Background: an optimization exercise with open tools, aiming at small area, a short achievable clock period and few clock cycles. Do not read the settings as production practice.
Only simulation tests tie the RTL to the original design; equivalence was not proved.
Power and IR drop assume default switching activity.

Clock nets:
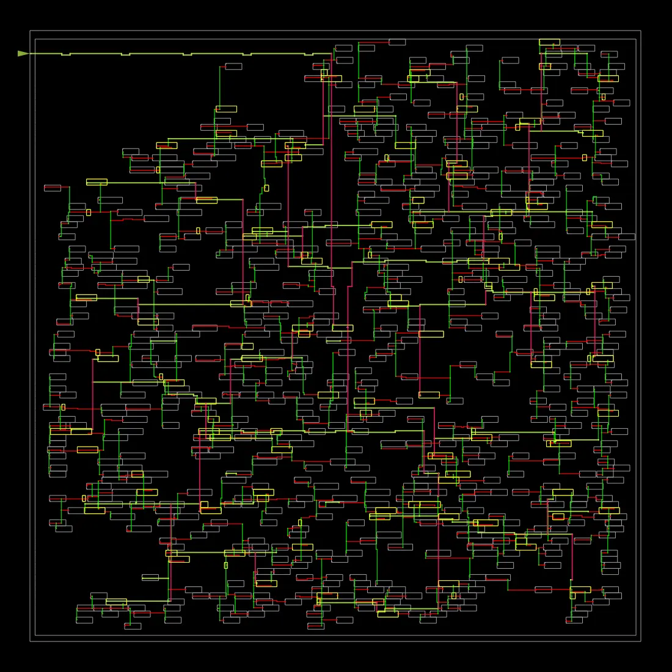
I/O pins on the die edge:
Pins as bars across the die edge, other pins in gray.
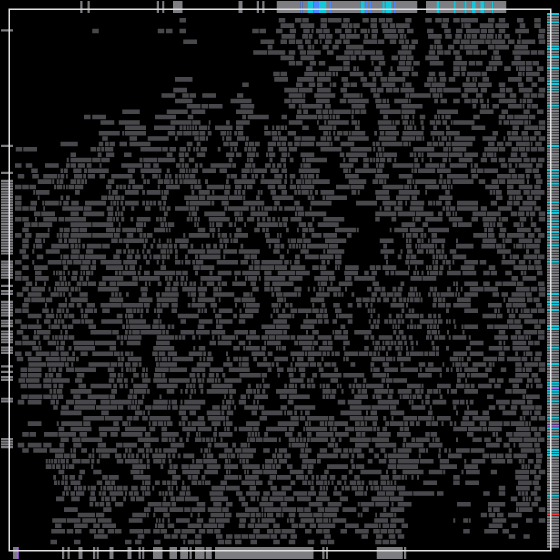
--- flow/config.mk ---
export PLATFORM = sky130hd
export DESIGN_NAME = rx_dma_write_gen
export DESIGN_NICKNAME = rx_dma_write_gen
export VERILOG_FILES = /design/flow/design.v
export SDC_FILE = /design/flow/constraint.sdc
export NUM_CORES = 4
export LEC_CHECK = 0
export CAP_MARGIN = 20
export CORE_MARGIN = 2
export CORE_UTILIZATION = 40
export PLACE_DENSITY = 0.6
export SETUP_SLACK_MARGIN = 0.3
export SLEW_MARGIN = 20
--- flow/constraint.sdc ---
create_clock -name core_clock -period 6.5 [get_ports {clk}]
set_input_delay 1.3000 -clock core_clock [delete_from_list [all_inputs] [get_ports {clk}]]
set_output_delay 1.3000 -clock core_clock [all_outputs]
set_load 0.01 [all_outputs]
--- flow/design.v ---
`timescale 1ns / 1ps
module posted_pkt_scheduler(
    input clk,
	 input rst,
	 input [2:0]    max_pay_size,
	 input [63:0]   RX_FIFO_data,
	 output reg     RX_FIFO_RDEN,
	 input          RX_FIFO_pempty,
	 input          TX_desc_write_back_req,
	 output reg     TX_desc_write_back_ack,
	 input [63:0]   SourceAddr,
	 input [31:0]   DestAddr,
	 input [23:0]   FrameSize,
	 input [7:0]    FrameControl,
	 input [63:0]   DescAddr,
	 input          RXEnable,               
	 input [63:0]   RXBufAddr,
	 input [31:0]   RXBufSize,
	 output reg [63:0]   dma_write_data_fifo_data,
	 output reg          dma_write_data_fifo_wren,
	 input               dma_write_data_fifo_full,
	 output reg        go,
	 input             ack,
	 output reg [63:0] dmawad,
	 output     [9:0]  length,
	 input           posted_fifo_full,
	 output reg [31:0] Debug20RX1,
	 output reg [4:0]  Debug22RX3,
	 output reg [31:0] Debug24RX5,
	 output reg [31:0] Debug26RX7,
	 output reg [31:0] Debug27RX8,
	 output reg [31:0] Debug28RX9,
	 output reg [31:0] Debug29RX10
    );
	 localparam IDLE                = 5'b00000;
	 localparam TX_DESC_WRITE_BACK  = 5'b00001;
	 localparam TX_DESC_WRITE_BACK2 = 5'b00010;
	 localparam TX_DESC_WRITE_BACK3 = 5'b00011;
	 localparam TX_DESC_WRITE_BACK4 = 5'b00100;
	 localparam WAIT_FOR_ACK        = 5'b00101;
	 localparam RX_PACKET           = 5'b00110;
	 localparam RX_PACKET2          = 5'b00111;
    localparam RX_PACKET3          = 5'b01000;	 
	 localparam RX_PACKET4          = 5'b01001;
	 localparam RX_PACKET5          = 5'b01010;
	 localparam RX_PACKET6          = 5'b01011;
	 localparam RX_PACKET_WAIT_FOR_ACK = 5'b01100;
	 localparam RX_DESC_WAIT        = 5'b10011;
	 localparam RX_DESC             = 5'b01101;
	 localparam RX_DESC2            = 5'b01110;
	 localparam RX_CLEAR            = 5'b10000;
	 localparam RX_CLEAR2           = 5'b11111;
	 localparam RX_CLEAR_WAIT_FOR_ACK = 5'b10101;
	 localparam RX_CLEAR_WAIT         = 5'b11100;
	 reg [4:0] state;
	 localparam RX_FRAME_SIZE_BYTES = 13'h0070;     
	 localparam TX_DESC_SIZE_BYTES  = 13'h0020;     
	 localparam RX_DESC_SIZE_BYTES  = 13'h0010;     
	 reg [13:0]  cnt;             
	 reg [63:0]  fifo_data_pipe;  
    reg         firstData;       
	 reg [31:0]  RoundNumber;	   
	 reg [31:0]  RoundNumber_next;
	 (*EQUIVALENT_REGISTER_REMOVAL="NO"*) reg [63:0]  dmawad_now1, dmawad_now2;
    reg [63:0]  dmawad_next;     
	 reg [63:0]  dmawad_desc;     
	 reg  [12:0] length_byte;  
	 (*EQUIVALENT_REGISTER_REMOVAL="NO"*) reg [63:0]   RXBufAddr_r1, RXBufAddr_r2;
	 reg [31:0]   RXBufSize_r;
	 reg         rst_reg;	 
	 always@(posedge clk) rst_reg <= rst;
	 always@(posedge clk)begin
	    Debug20RX1[3:0]   <= state[3:0];
		 Debug20RX1[7:4]   <= {3'b000,firstData};		 
		 Debug20RX1[23:8]  <= {3'b000,length_byte[12:0]};
		 Debug20RX1[27:24] <= {1'b0,max_pay_size};
		 Debug20RX1[31:28] <= {3'b000,posted_fifo_full};		 
	 end
	 always@(posedge clk)begin
	    Debug22RX3[3:0]   <= {3'b000,dma_write_data_fifo_full};
		 Debug22RX3[4]     <= RX_FIFO_pempty;
	 end
    always@(posedge clk)begin
	    if (rst)
		    Debug24RX5 <= 32'h0000_0000;
		 else if (RX_FIFO_RDEN)
		    Debug24RX5 <= Debug24RX5 + 32'h0000_0001;
		 else
		    Debug24RX5 <= Debug24RX5;
	 end
    always@(posedge clk)begin
	    if(rst)
		    Debug26RX7 <= 32'h0000_0000;
		 else if (dma_write_data_fifo_wren)
		    Debug26RX7 <= Debug26RX7 + 32'h0000_0001;
		 else
		    Debug26RX7 <= Debug26RX7;
	 end
	 always@(posedge clk)begin
	    if (rst)
		    Debug27RX8 <= 32'h0000_0000;
		 else if (state == RX_PACKET)
		    Debug27RX8 <= Debug27RX8 + 32'h0000_0001;
		 else
		    Debug27RX8 <= Debug27RX8;
	 end
	 always@(posedge clk)begin
	    Debug28RX9  <= dmawad[31:0];
		 Debug29RX10 <= dmawad[63:32];
	 end
    always@(posedge clk)begin
	    RXBufAddr_r1 <= RXBufAddr;
		 RXBufAddr_r2 <= RXBufAddr;
		 RXBufSize_r <= RXBufSize;
	 end
	 wire [12:0] frame_size_bytes;     
	 wire [12:0] max_pay_size_bytes;   
assign max_pay_size_bytes =13'h0001<<(max_pay_size+7);
assign frame_size_bytes = (RX_FRAME_SIZE_BYTES <= max_pay_size_bytes) ? RX_FRAME_SIZE_BYTES : 
                                                                        max_pay_size_bytes; 
always@(posedge clk) begin
   if (rst_reg)
	    TX_desc_write_back_ack <= 1'b0;
   else if (state == TX_DESC_WRITE_BACK)
	    TX_desc_write_back_ack <= 1'b1;
	else
	    TX_desc_write_back_ack <= 1'b0;	    
end
always@(posedge clk) fifo_data_pipe[63:0] <= {RX_FIFO_data[15:0],RX_FIFO_data[31:16],
                                              RX_FIFO_data[47:32],RX_FIFO_data[63:48]};
always@ (posedge clk) begin
   if (rst_reg) begin
	    state <= IDLE;
		 RX_FIFO_RDEN <= 1'b0;
		 dma_write_data_fifo_wren <= 1'b0;
		 dma_write_data_fifo_data <= 64'h0000_0000_0000_0000;
		 go <= 1'b0;
		 firstData <= 1'b1;
		 cnt <= 13'h0000;
	end else begin
	    case (state)
		   IDLE : begin
			      cnt <= 13'h0000;
			      go <= 1'b0;
					RX_FIFO_RDEN <= 1'b0;
		         dma_write_data_fifo_wren <= 1'b0;
		         dma_write_data_fifo_data <= 64'h0000_0000_0000_0000;
					if(~posted_fifo_full & ~dma_write_data_fifo_full) begin
			         if(TX_desc_write_back_req)
				        state <= TX_DESC_WRITE_BACK;
			         else if (~RX_FIFO_pempty) begin
					        firstData <= 1'b0;
							  RX_FIFO_RDEN <= 1'b1;
					        cnt <= frame_size_bytes;
                       state <= RX_CLEAR;
					     end
				      else
				        state <= IDLE;
					end else
					    state <= IDLE;
				end
			TX_DESC_WRITE_BACK : begin      
			      go <= 1'b0;
					RX_FIFO_RDEN <= 1'b0;
			      dma_write_data_fifo_wren <= 1'b1;
					dma_write_data_fifo_data[63:0] <= 64'h0000_0000_0000_0000;
               state <= TX_DESC_WRITE_BACK2;					
			   end
			TX_DESC_WRITE_BACK2 : begin
			      go <= 1'b0;
					RX_FIFO_RDEN <= 1'b0;
					dma_write_data_fifo_wren <= 1'b1;
					dma_write_data_fifo_data[63:0] <= SourceAddr;
					state <= TX_DESC_WRITE_BACK3;
			   end
			TX_DESC_WRITE_BACK3 : begin
			      go <= 1'b0;
					RX_FIFO_RDEN <= 1'b0;
					dma_write_data_fifo_wren <= 1'b1;
					dma_write_data_fifo_data[63:0] <= {32'h0000_0000,DestAddr};
					state <= TX_DESC_WRITE_BACK4;
			   end
			TX_DESC_WRITE_BACK4 : begin
			      go <= 1'b1;
					RX_FIFO_RDEN <= 1'b0;
					dma_write_data_fifo_wren <= 1'b1;
					dma_write_data_fifo_data[63:0] <= {32'h0000_0000,FrameControl,FrameSize};
					state <= WAIT_FOR_ACK;
			   end
			WAIT_FOR_ACK : begin
			      RX_FIFO_RDEN <= 1'b0;
			      dma_write_data_fifo_wren <= 1'b0;
					dma_write_data_fifo_data[63:0] <= 64'h0000_0000_0000_0000;
					if(ack) begin
					  go <= 1'b0;
					  state <= IDLE;
					end else begin
					      go <= 1'b1;
					      state <= WAIT_FOR_ACK;
					end
			   end
			RX_CLEAR : begin
			      RX_FIFO_RDEN <= 1'b0;
			      go <= 1'b0;
					dma_write_data_fifo_wren <= 1'b1;
					dma_write_data_fifo_data[63:0] <= {64'h0000_0000_0000_0000};
					state <= RX_CLEAR2;
			   end
			RX_CLEAR2 : begin
			      RX_FIFO_RDEN <= 1'b0;
			      go <= 1'b1;
					dma_write_data_fifo_wren <= 1'b1;
					dma_write_data_fifo_data[63:0] <= {32'h0000_0000,RoundNumber};
					state <= RX_CLEAR_WAIT_FOR_ACK;	
			   end
			RX_CLEAR_WAIT_FOR_ACK : begin
			      RX_FIFO_RDEN <= 1'b0;
					dma_write_data_fifo_wren <= 1'b0;
					dma_write_data_fifo_data[63:0] <= 64'h0000_0000_0000_0000;
					if(ack) begin
					   go <= 1'b0;
						if (~posted_fifo_full & ~dma_write_data_fifo_full)
							state <= RX_PACKET;
						else
						   state <= RX_CLEAR_WAIT;
					end else begin
					   go <= 1'b1;
						state <= RX_CLEAR_WAIT_FOR_ACK;
					end
			   end
			RX_CLEAR_WAIT : begin
			      if (~posted_fifo_full & ~dma_write_data_fifo_full)
						state <= RX_PACKET;
					else
						state <= RX_CLEAR_WAIT;
			end
			RX_PACKET : begin
			      go <= 1'b0;
					cnt <= cnt - 13'h0008;
					RX_FIFO_RDEN <= 1'b1;
					dma_write_data_fifo_wren <= 1'b0;
					dma_write_data_fifo_data[63:0] <= 64'h0000_0000_0000_0000;
			      state <= RX_PACKET2;
			   end
			RX_PACKET2 : begin
			      go <= 1'b0;
					cnt <= cnt - 13'h0008;
					RX_FIFO_RDEN <= 1'b1;
					dma_write_data_fifo_wren <= 1'b0;
					dma_write_data_fifo_data[63:0] <= 64'h0000_0000_0000_0000;
					state <= RX_PACKET3;
			   end
			RX_PACKET3 : begin
			      go <= 1'b0;
			      RX_FIFO_RDEN <= 1'b1;
					dma_write_data_fifo_wren <= 1'b1;
					dma_write_data_fifo_data[63:0] <= fifo_data_pipe[63:0];
			      if (cnt == 13'h0010) begin
					   state <= RX_PACKET4;
					end else begin
					      cnt   <= cnt - 13'h0008;
							state <= RX_PACKET3;
					end
			   end
			RX_PACKET4 : begin
			      go <= 1'b0;
					RX_FIFO_RDEN <= 1'b0;
					dma_write_data_fifo_wren <= 1'b1;
					dma_write_data_fifo_data[63:0] <= fifo_data_pipe[63:0];
					state <= RX_PACKET5;
			   end
			RX_PACKET5 : begin
			      go <= 1'b0;
					RX_FIFO_RDEN <= 1'b0;
					dma_write_data_fifo_wren <= 1'b1;
					dma_write_data_fifo_data[63:0] <= fifo_data_pipe[63:0];
					state <= RX_PACKET6;
			   end
			RX_PACKET6 : begin
			      go <= 1'b1;
					RX_FIFO_RDEN <= 1'b0;
					dma_write_data_fifo_wren <= 1'b1;
					dma_write_data_fifo_data[63:0] <= fifo_data_pipe[63:0];
					state <= RX_PACKET_WAIT_FOR_ACK;
			   end
			RX_PACKET_WAIT_FOR_ACK : begin
			      RX_FIFO_RDEN <= 1'b0;
					dma_write_data_fifo_wren <= 1'b0;
					dma_write_data_fifo_data[63:0] <= 64'h0000_0000_0000_0000;
					if(ack) begin
					   go <= 1'b0;
						if (~posted_fifo_full & ~dma_write_data_fifo_full)
							state <= RX_DESC;
						else
						   state <= RX_DESC_WAIT;
					end else begin
					   go <= 1'b1;
						state <= RX_PACKET_WAIT_FOR_ACK;
					end
			   end
			RX_DESC_WAIT : begin
			      if (~posted_fifo_full & ~dma_write_data_fifo_full)
						state <= RX_DESC;
					else
					   state <= RX_DESC_WAIT;
			end
			RX_DESC : begin
			      RX_FIFO_RDEN <= 1'b0;
			      go <= 1'b0;
					dma_write_data_fifo_wren <= 1'b1;
					dma_write_data_fifo_data[63:0] <= 64'hFFFF_FFFF_FFFF_FFFF;	 
					state <= RX_DESC2;
			   end
			RX_DESC2 : begin
			      RX_FIFO_RDEN <= 1'b0;
			      go <= 1'b1;
					dma_write_data_fifo_wren <= 1'b1;
               dma_write_data_fifo_data[63:0] <= {32'h0000_0000,RoundNumber};
					state <= WAIT_FOR_ACK;					
			   end
			default: begin
			      go <= 1'b0;
					RX_FIFO_RDEN <= 1'b0;
					dma_write_data_fifo_wren <= 1'b0;
					dma_write_data_fifo_data[63:0] <= 64'h0000_0000_0000_0000;
					state <= IDLE;
			   end
		endcase
	end
end
always@(posedge clk) begin
   if(firstData | rst_reg) begin
	   dmawad_next <= RXBufAddr_r1;
		RoundNumber_next <= 32'h0000_0000;
	end else if (state == RX_PACKET3) begin
		if((dmawad_now2 + 64'h0000_0000_0000_0080) >= (RXBufAddr_r2+RXBufSize_r)) begin
		   dmawad_next <= RXBufAddr_r1;
			RoundNumber_next <= RoundNumber + 32'h0000_0001;
		end else begin
		   dmawad_next <= dmawad_now1 + 64'h0000_0000_0000_0080;
			RoundNumber_next <= RoundNumber_next;
		end
	end else begin
	      dmawad_next <= dmawad_next;
			RoundNumber_next <= RoundNumber_next;
		 end
end
always@(posedge clk)begin
   if(state == IDLE)begin
	   dmawad_now1 <= dmawad_next;
		dmawad_now2 <= dmawad_next;
		RoundNumber <= RoundNumber_next;
	end else begin
	   dmawad_now1 <= dmawad_now1;
		dmawad_now2 <= dmawad_now2;
		RoundNumber <= RoundNumber;
	end		
end
always@(posedge clk) begin
   if(rst_reg) begin
	   dmawad      <= 64'h0000_0000_0000_0000;
	end else if (state == TX_DESC_WRITE_BACK) begin
	      dmawad      <= DescAddr;
	end else if (state == RX_CLEAR) begin
	      if((dmawad_now2 + 64'h0000_0000_0000_0080) >= (RXBufAddr_r2+RXBufSize_r)) begin
		      dmawad <= RXBufAddr_r1;
		   end else begin
			   dmawad <= dmawad_now1 + 64'h0000_0000_0000_0080;
		   end
	end else if (state == RX_PACKET) begin     
	      dmawad      <= dmawad_now1 + 64'h0000_0000_0000_0010;
	end else if (state == RX_DESC) begin
	      dmawad      <= dmawad_now1;
	end else begin
	      dmawad      <= dmawad;
	end
end
always@(posedge clk) begin
   if(rst_reg)
	   length_byte[12:0] <= 13'h0000;
	else if (state == TX_DESC_WRITE_BACK)
	   length_byte[12:0] <= TX_DESC_SIZE_BYTES[12:0];
	else if (state == RX_CLEAR)
	   length_byte[12:0] <= RX_DESC_SIZE_BYTES[12:0];
	else if (state == RX_PACKET)
	   length_byte[12:0] <= frame_size_bytes[12:0];
	else if (state == RX_DESC)
	   length_byte[12:0] <= RX_DESC_SIZE_BYTES[12:0];
	else
	   length_byte <= length_byte;
end
assign length[9:0] = length_byte[11:2];
endmodule
`timescale 1ns / 1ps
module posted_pkt_builder(
    input clk,
    input rst,
    input [15:0] req_id,  
	 input posted_fifo_full,
    input go,
    output reg ack,
    input [63:0] dmawad,
    input [9:0] length,
    output reg [63:0] header_data_out,
    output reg header_data_wren
);
localparam IDLE = 4'h0; 
localparam HEAD1 = 4'h1; 
localparam HEAD2 = 4'h2;
localparam WAIT_FOR_GO_DEASSERT = 4'h3;
localparam rsvd = 1'b0;  
localparam MWr = 5'b00000;  
localparam TC = 3'b000;     
localparam TD = 1'b0;       
localparam EP = 1'b0;       
localparam ATTR = 2'b00;  
localparam LastBE = 4'b1111;  
localparam FirstBE = 4'b1111; 
wire [1:0] fmt;
reg [3:0] state;
reg [63:0] dmawad_reg;
reg   rst_reg;
always@(posedge clk) rst_reg <= rst;
assign fmt[1:0] = (dmawad_reg[63:32] == 0) ? 2'b10 : 2'b11;
always@(posedge clk)begin
  if(rst_reg)begin
    dmawad_reg[63:0] <= 0;
  end else if(go)begin
    dmawad_reg <= dmawad;
  end
end
always @ (posedge clk) begin
  if (rst_reg) begin
      header_data_out <= 0;
      header_data_wren <= 1'b0;
      ack <= 1'b0;
      state <= IDLE;
  end else begin
      case (state)
        IDLE : begin
           header_data_out <= 0;
           header_data_wren <= 1'b0;
           ack <= 1'b0;
           if(go & ~posted_fifo_full)    
             state<= HEAD1;
           else
             state<= IDLE;
         end
         HEAD1 : begin
           header_data_out <= {rsvd,fmt[1:0],MWr,rsvd,TC,rsvd,rsvd,rsvd,rsvd,
                               TD,EP,ATTR,rsvd,rsvd,length[9:0],req_id[15:0],
                               8'b00000000 ,LastBE,FirstBE};
           ack <= 0;
           header_data_wren <= 1'b1;
           state <= HEAD2;
         end
         HEAD2 : begin
             header_data_out <= (fmt[0]==1'b1) 
                                ? {dmawad_reg[63:2],2'b00} 
                                : {dmawad_reg[31:2], 2'b00, dmawad_reg[63:32]};
             header_data_wren <= 1'b1;
             ack <= 1'b1;  
             state <= WAIT_FOR_GO_DEASSERT;
         end
         WAIT_FOR_GO_DEASSERT: begin 
             header_data_out <= 0;
             header_data_wren <= 1'b0;
             ack <= 1'b0;
             state <= IDLE;
         end
         default : begin
             header_data_out <= 0;
             header_data_wren <= 1'b0;
             ack <= 1'b0; 
             state <= IDLE;
         end
      endcase
   end
 end
endmodule
`timescale 1ns / 1ps
module posted_pkt_gen_sora(
    input clk, 
    input rst, 
	 input        TX_desc_write_back_req,
	 output       TX_desc_write_back_ack,
	 input [63:0] SourceAddr,
    input [31:0] DestAddr,
    input [23:0] FrameSize,
    input [7:0]  FrameControl,
	 input [63:0] DescAddr,              
	 input        RXEnable,
	 input [63:0] RXBufAddr,
	 input [31:0] RXBufSize,
	 input [2:0]  max_pay_size,
    input [15:0] req_id,
    output        posted_fifo_wren, 
    output [63:0] posted_fifo_data,
    input         posted_fifo_full,    
	 output [63:0] dma_write_data_fifo_data,
	 output        dma_write_data_fifo_wren,
	 input         dma_write_data_fifo_full,	 
	 input [63:0] RX_FIFO_data,
	 output       RX_FIFO_RDEN,
	 input        RX_FIFO_pempty,
	 output [31:0] Debug20RX1,
	 output [4:0]  Debug22RX3,
	 output [31:0] Debug24RX5,
	 output [31:0] Debug26RX7,
	 output [31:0] Debug27RX8,
	 output [31:0] Debug28RX9,
	 output [31:0] Debug29RX10
    );
wire [63:0] dmawad_reg;
wire [9:0]  length;
wire ack,go;  
    posted_pkt_scheduler posted_pkt_scheduler_inst (
	              .clk(clk),
					  .rst(rst),
					  .max_pay_size(max_pay_size),
					  .RX_FIFO_data           (RX_FIFO_data),
					  .RX_FIFO_RDEN           (RX_FIFO_RDEN),
					  .RX_FIFO_pempty         (RX_FIFO_pempty),
					  .TX_desc_write_back_req (TX_desc_write_back_req),
					  .TX_desc_write_back_ack (TX_desc_write_back_ack),
					  .SourceAddr             (SourceAddr),
					  .DestAddr               (DestAddr),
					  .FrameSize              (FrameSize),
					  .FrameControl           (FrameControl),
	              .DescAddr               (DescAddr),
					  .RXEnable               (RXEnable),
					  .RXBufAddr              (RXBufAddr),
					  .RXBufSize              (RXBufSize),
					  .dma_write_data_fifo_data (dma_write_data_fifo_data),
					  .dma_write_data_fifo_wren (dma_write_data_fifo_wren),
					  .dma_write_data_fifo_full (dma_write_data_fifo_full),
					  .go(go),
					  .ack(ack),
					  .dmawad(dmawad_reg[63:0]),
					  .length(length[9:0]),
					  .posted_fifo_full(posted_fifo_full),
	              .Debug20RX1(Debug20RX1),
	              .Debug22RX3(Debug22RX3),
					  .Debug24RX5(Debug24RX5),
					  .Debug26RX7(Debug26RX7),
					  .Debug27RX8(Debug27RX8),
					  .Debug28RX9(Debug28RX9),
					  .Debug29RX10(Debug29RX10)
	              );
    posted_pkt_builder posted_pkt_builder_inst(    
                .clk(clk),
                .rst(rst),
                .req_id(req_id[15:0]), 
					 .posted_fifo_full(posted_fifo_full),
                .go(go),
                .ack(ack),
                .dmawad(dmawad_reg[63:0]),
                .length(length[9:0]),
                .header_data_out(posted_fifo_data[63:0]),
                .header_data_wren(posted_fifo_wren)
                );
endmodule
`timescale 1ns / 1ps
module rx_dma_write_gen(
    input         clk,
    input         rst,
    input         TX_desc_write_back_req,
    output        TX_desc_write_back_ack,
    input  [63:0] SourceAddr,
    input  [31:0] DestAddr,
    input  [23:0] FrameSize,
    input  [7:0]  FrameControl,
    input  [63:0] DescAddr,
    input  [63:0] RXBufAddr,
    input  [31:0] RXBufSize,
    input  [2:0]  max_pay_size,
    input  [15:0] req_id,
    output        posted_fifo_wren,
    output [63:0] posted_fifo_data,
    input         posted_fifo_full,
    output [63:0] dma_write_data_fifo_data,
    output        dma_write_data_fifo_wren,
    input         dma_write_data_fifo_full,
    input  [63:0] RX_FIFO_data,
    output        RX_FIFO_RDEN,
    input         RX_FIFO_pempty
    );
posted_pkt_gen_sora posted_pkt_gen_sora_inst(
    .clk(clk),
    .rst(rst),
    .TX_desc_write_back_req(TX_desc_write_back_req),
    .TX_desc_write_back_ack(TX_desc_write_back_ack),
    .SourceAddr(SourceAddr),
    .DestAddr(DestAddr),
    .FrameSize(FrameSize),
    .FrameControl(FrameControl),
    .DescAddr(DescAddr),
    .RXEnable(1'b1),
    .RXBufAddr(RXBufAddr),
    .RXBufSize(RXBufSize),
    .max_pay_size(max_pay_size),
    .req_id(req_id),
    .posted_fifo_wren(posted_fifo_wren),
    .posted_fifo_data(posted_fifo_data),
    .posted_fifo_full(posted_fifo_full),
    .dma_write_data_fifo_data(dma_write_data_fifo_data),
    .dma_write_data_fifo_wren(dma_write_data_fifo_wren),
    .dma_write_data_fifo_full(dma_write_data_fifo_full),
    .RX_FIFO_data(RX_FIFO_data),
    .RX_FIFO_RDEN(RX_FIFO_RDEN),
    .RX_FIFO_pempty(RX_FIFO_pempty),
    .Debug20RX1(),
    .Debug22RX3(),
    .Debug24RX5(),
    .Debug26RX7(),
    .Debug27RX8(),
    .Debug28RX9(),
    .Debug29RX10()
    );
endmodule
--- flow/run.sh ---
#!/bin/bash
# synth_recipe.tcl (not shown) runs the flow's synth.tcl, then flattens the netlist and writes it again
# the make line also repeats each setting of config.mk as NAME=value (left out here)
make -C /OpenROAD-flow-scripts/flow DESIGN_CONFIG=/design/flow/config.mk WORK_HOME=/design/flow/orfs CLKGATE_MAP_FILE= SYNTH_SCRIPT=/design/flow/synth_recipe.tcl finish
==> out/metrics.yaml <==
inv_count: 28
final.fill_count: 6440
worstPathCellList: "ha_2 -> nand4_1 -> nor3_2 -> a311oi_2 -> buf_4 -> nand3b_2 -> a311oi_2 -> o41a_4 -> o31a_4 -> nor3b_2 -> xnor2_1 -> ha_1 -> nand4_1 -> nor4_1 -> buf_4 -> and4_2 -> and3_1 -> o21ai_2 -> nand3_4 -> or2_4 -> clkbuf_16 -> mux2_2"
seq_cell_count: 642
setup_viol: 0
swShare: 0.3356
multi_input_area_sq_mm: 0.01381
peakVddDrop_mv: 0.2759
dp_hpwl_um: 75630
final-clk-cell-share: 0.06430
seq_cell_power_mw: 5.48
fmax_ghz: 0.1660
layout-drive-gt1-share: 0.08338
route.detailed.drc: 0
dieArea_sq_mm: 0.07458
grt_start_max_net_pins: 82
grt_util_met3: 0.04903
stdcell_count: 4371
cts_sinks: 642
period_needed_ns: 6.022
multi_input_comb_cells: 2056
cp_top_family: "simple AND/OR/NAND/NOR gates"
dpl_cell_area_sq_mm: 0.03504
core_sq_mm: 0.07161
drtPass1Iterations: 6
synthCells: 2899
drt_iter0_drc: 2456
area_delta_synth_final_pct: 29.79
worstPathRequired_ns: 6.86
p_leak_nw: 13.83
synth_ff_type: "dfxtp_1"
met1_length_um: 43620
hold_class: "reg2reg"
grt_pass1_wl_um: 152300
largestClassByArea: "registers"
htreeDepth: 3
dp_cells: 4233
vias_per_cell: 5.741
r2r_cells: 22
synth.largest_area_cell: "dfxtp_1"
comb_power_mw: 3.26
wl_met2_um: 48870
synthSimpleGateAreaFrac: 0.1601
synthMostInstantiatedCell: "dfxtp_1"
power_density_mw_per_mm2: 343.0
maxCapViolations: 0
power_leader: "sequential cells"
final_cell_mix: "clkdlybuf4s50_1, dfxtp_1, nor2_1"
cts_tree: "done"
die_y_um: 273.1
tns_ns: 0
min_path_cells: 0
synthTopCellsByCount: "dfxtp_1, nor2_1, nand2_1"
synthesis.area_sq_mm: 0.02897
antenna_cells: 3
fin_ws_ns: 0.4777
clk_pin_slew_worst_paths_ns: 0.06
io_buffers: 505
vias: 25100
multi_input_area_share: 0.3673
final_nets: 3841
yosys.cell_types.count: 99
place_congestion: 0.9186
r2r_slack_ns: 0.48
final_common_cell: "clkdlybuf4s50_1"
worstSetupStartpointType: "flop"
synth-xor-area-share: 0.06185
worst_slew_pin_slew_ns: 1.195
clock_buffer_count: 112
grt_pass1_vias: 23950
crit_fanout: 16
start_util: 0.4045
grt_use_met2: 0.4339
core.rowCount: 98
finalCritPeriodShare: 0.9265
max_slew_margin: 0.2035
highest_layer: "met4"
grt.met1_usage: 0.3574
bufAreaShareNonClock: 0.1491
n_all_buffers: 560
yosysSeqAreaShare: 0.4990
grt_overflow: 0
dr_wl_met3_um: 8807
seq_area_sq_mm: 0.01446
ctsResizeCount: 3
die_w_um: 273.1
finalHoldViolCount: 0
critical_path_arrival_ns: 6.38
synthTopCellsByArea: "dfxtp_1, edfxtp_1, ha_1"
path_buf_inv: 3
crit_path_end_kind: "flop"
synth_edf_count: 160
power_frac_comb: 0.253
cp_slowest_cell: "o41a_4"
insertion_delay_ns: 0.63
intPower_mw: 8.568
synth_compound_area_frac: 0.1430
timing.final.max_slew_violations: 0
critPathKind: "reg2reg"
cts_buffer_depth: 3
wire_per_inst_um: 23.94
yosysWarningCount: 2
io_pins: 509
grt.total_usage: 0.2672
netlist.area_leader.share: 0.3331
cts_hold_buf: 0
antenna_found_initial: 4
synth_nets: 3380
power_frac_seq: 0.425
cpPeakStageDelay_ns: 0.59
post_cts_buffers: 0
synth-async-reset-ratio: 0
cts_root_buffer: "clkbuf_16"
busiest_layer: "met2"
rsz0062_at_grt: "false"
totalWireLength_um: 104600
ant_nets: 0
cp.depth: 22
status: "timing/DRC/antenna clean"
synth_top_family_by_area: "simple AND/OR/NAND/NOR gates"
p_switching_mw: 4.327
synth_adder_area_share: 0.04518
syn_avg_cell_area_sq_um: 9.992
clk-power_mw: 4.15
fin_area_sq_mm: 0.03760
synth_mux_area_frac: 0.06142
total_power_mw: 12.89
hold_ws_ns: 0.3957
seq_share: 0.3847
place_ws_ns: 0.2464
yosys_register_bits: 642
utilization: 0.5250
pwr-share-clk: 0.322
tapCellCount: 950
Testbench counts, summed over its fixed seeds: cycles 32,832.
About 'clock nets':
Worst Skew: 0.03484 ns
CTS Buf Count: 72

About 'I/O pins on the die edge':
| port | color | pins | direction | edge |
|---|---|---|---|---|
| max_pay_size | purple | 3 | input | 2 right, 1 bottom |
| RX_FIFO_data | cyan | 64 | input | 43 right, 21 top |
| FrameControl | blue | 8 | input | top |
| posted_fifo_wren | red | 1 | output | right |

separate check: timing with driven ports:
The flow's constraints put no driver on any port. The routed layout listed below was extracted and timed again, unchanged, in two steps.
Step 1: set_driving_cell puts a clkbuf_16 on clk and a buf_2 on each other input, an assumption about the parent block.
Step 2 also shifts input and output timing later by t, the mid clock arrival at the registers, as if the neighbouring blocks saw the same clock.
a / b / c = ideal / step 1 / step 2; a / b = the first two.
shift t [ns]: 0.676
setup WS [ns]: 0.478 / 0.478 / 0.478
worst slew at a driven data input, ns: 0.14
After both steps setup and hold are still met in this run. The setup slack of this run moves by 0.000 ns with the drivers and by 0.000 ns with both steps.
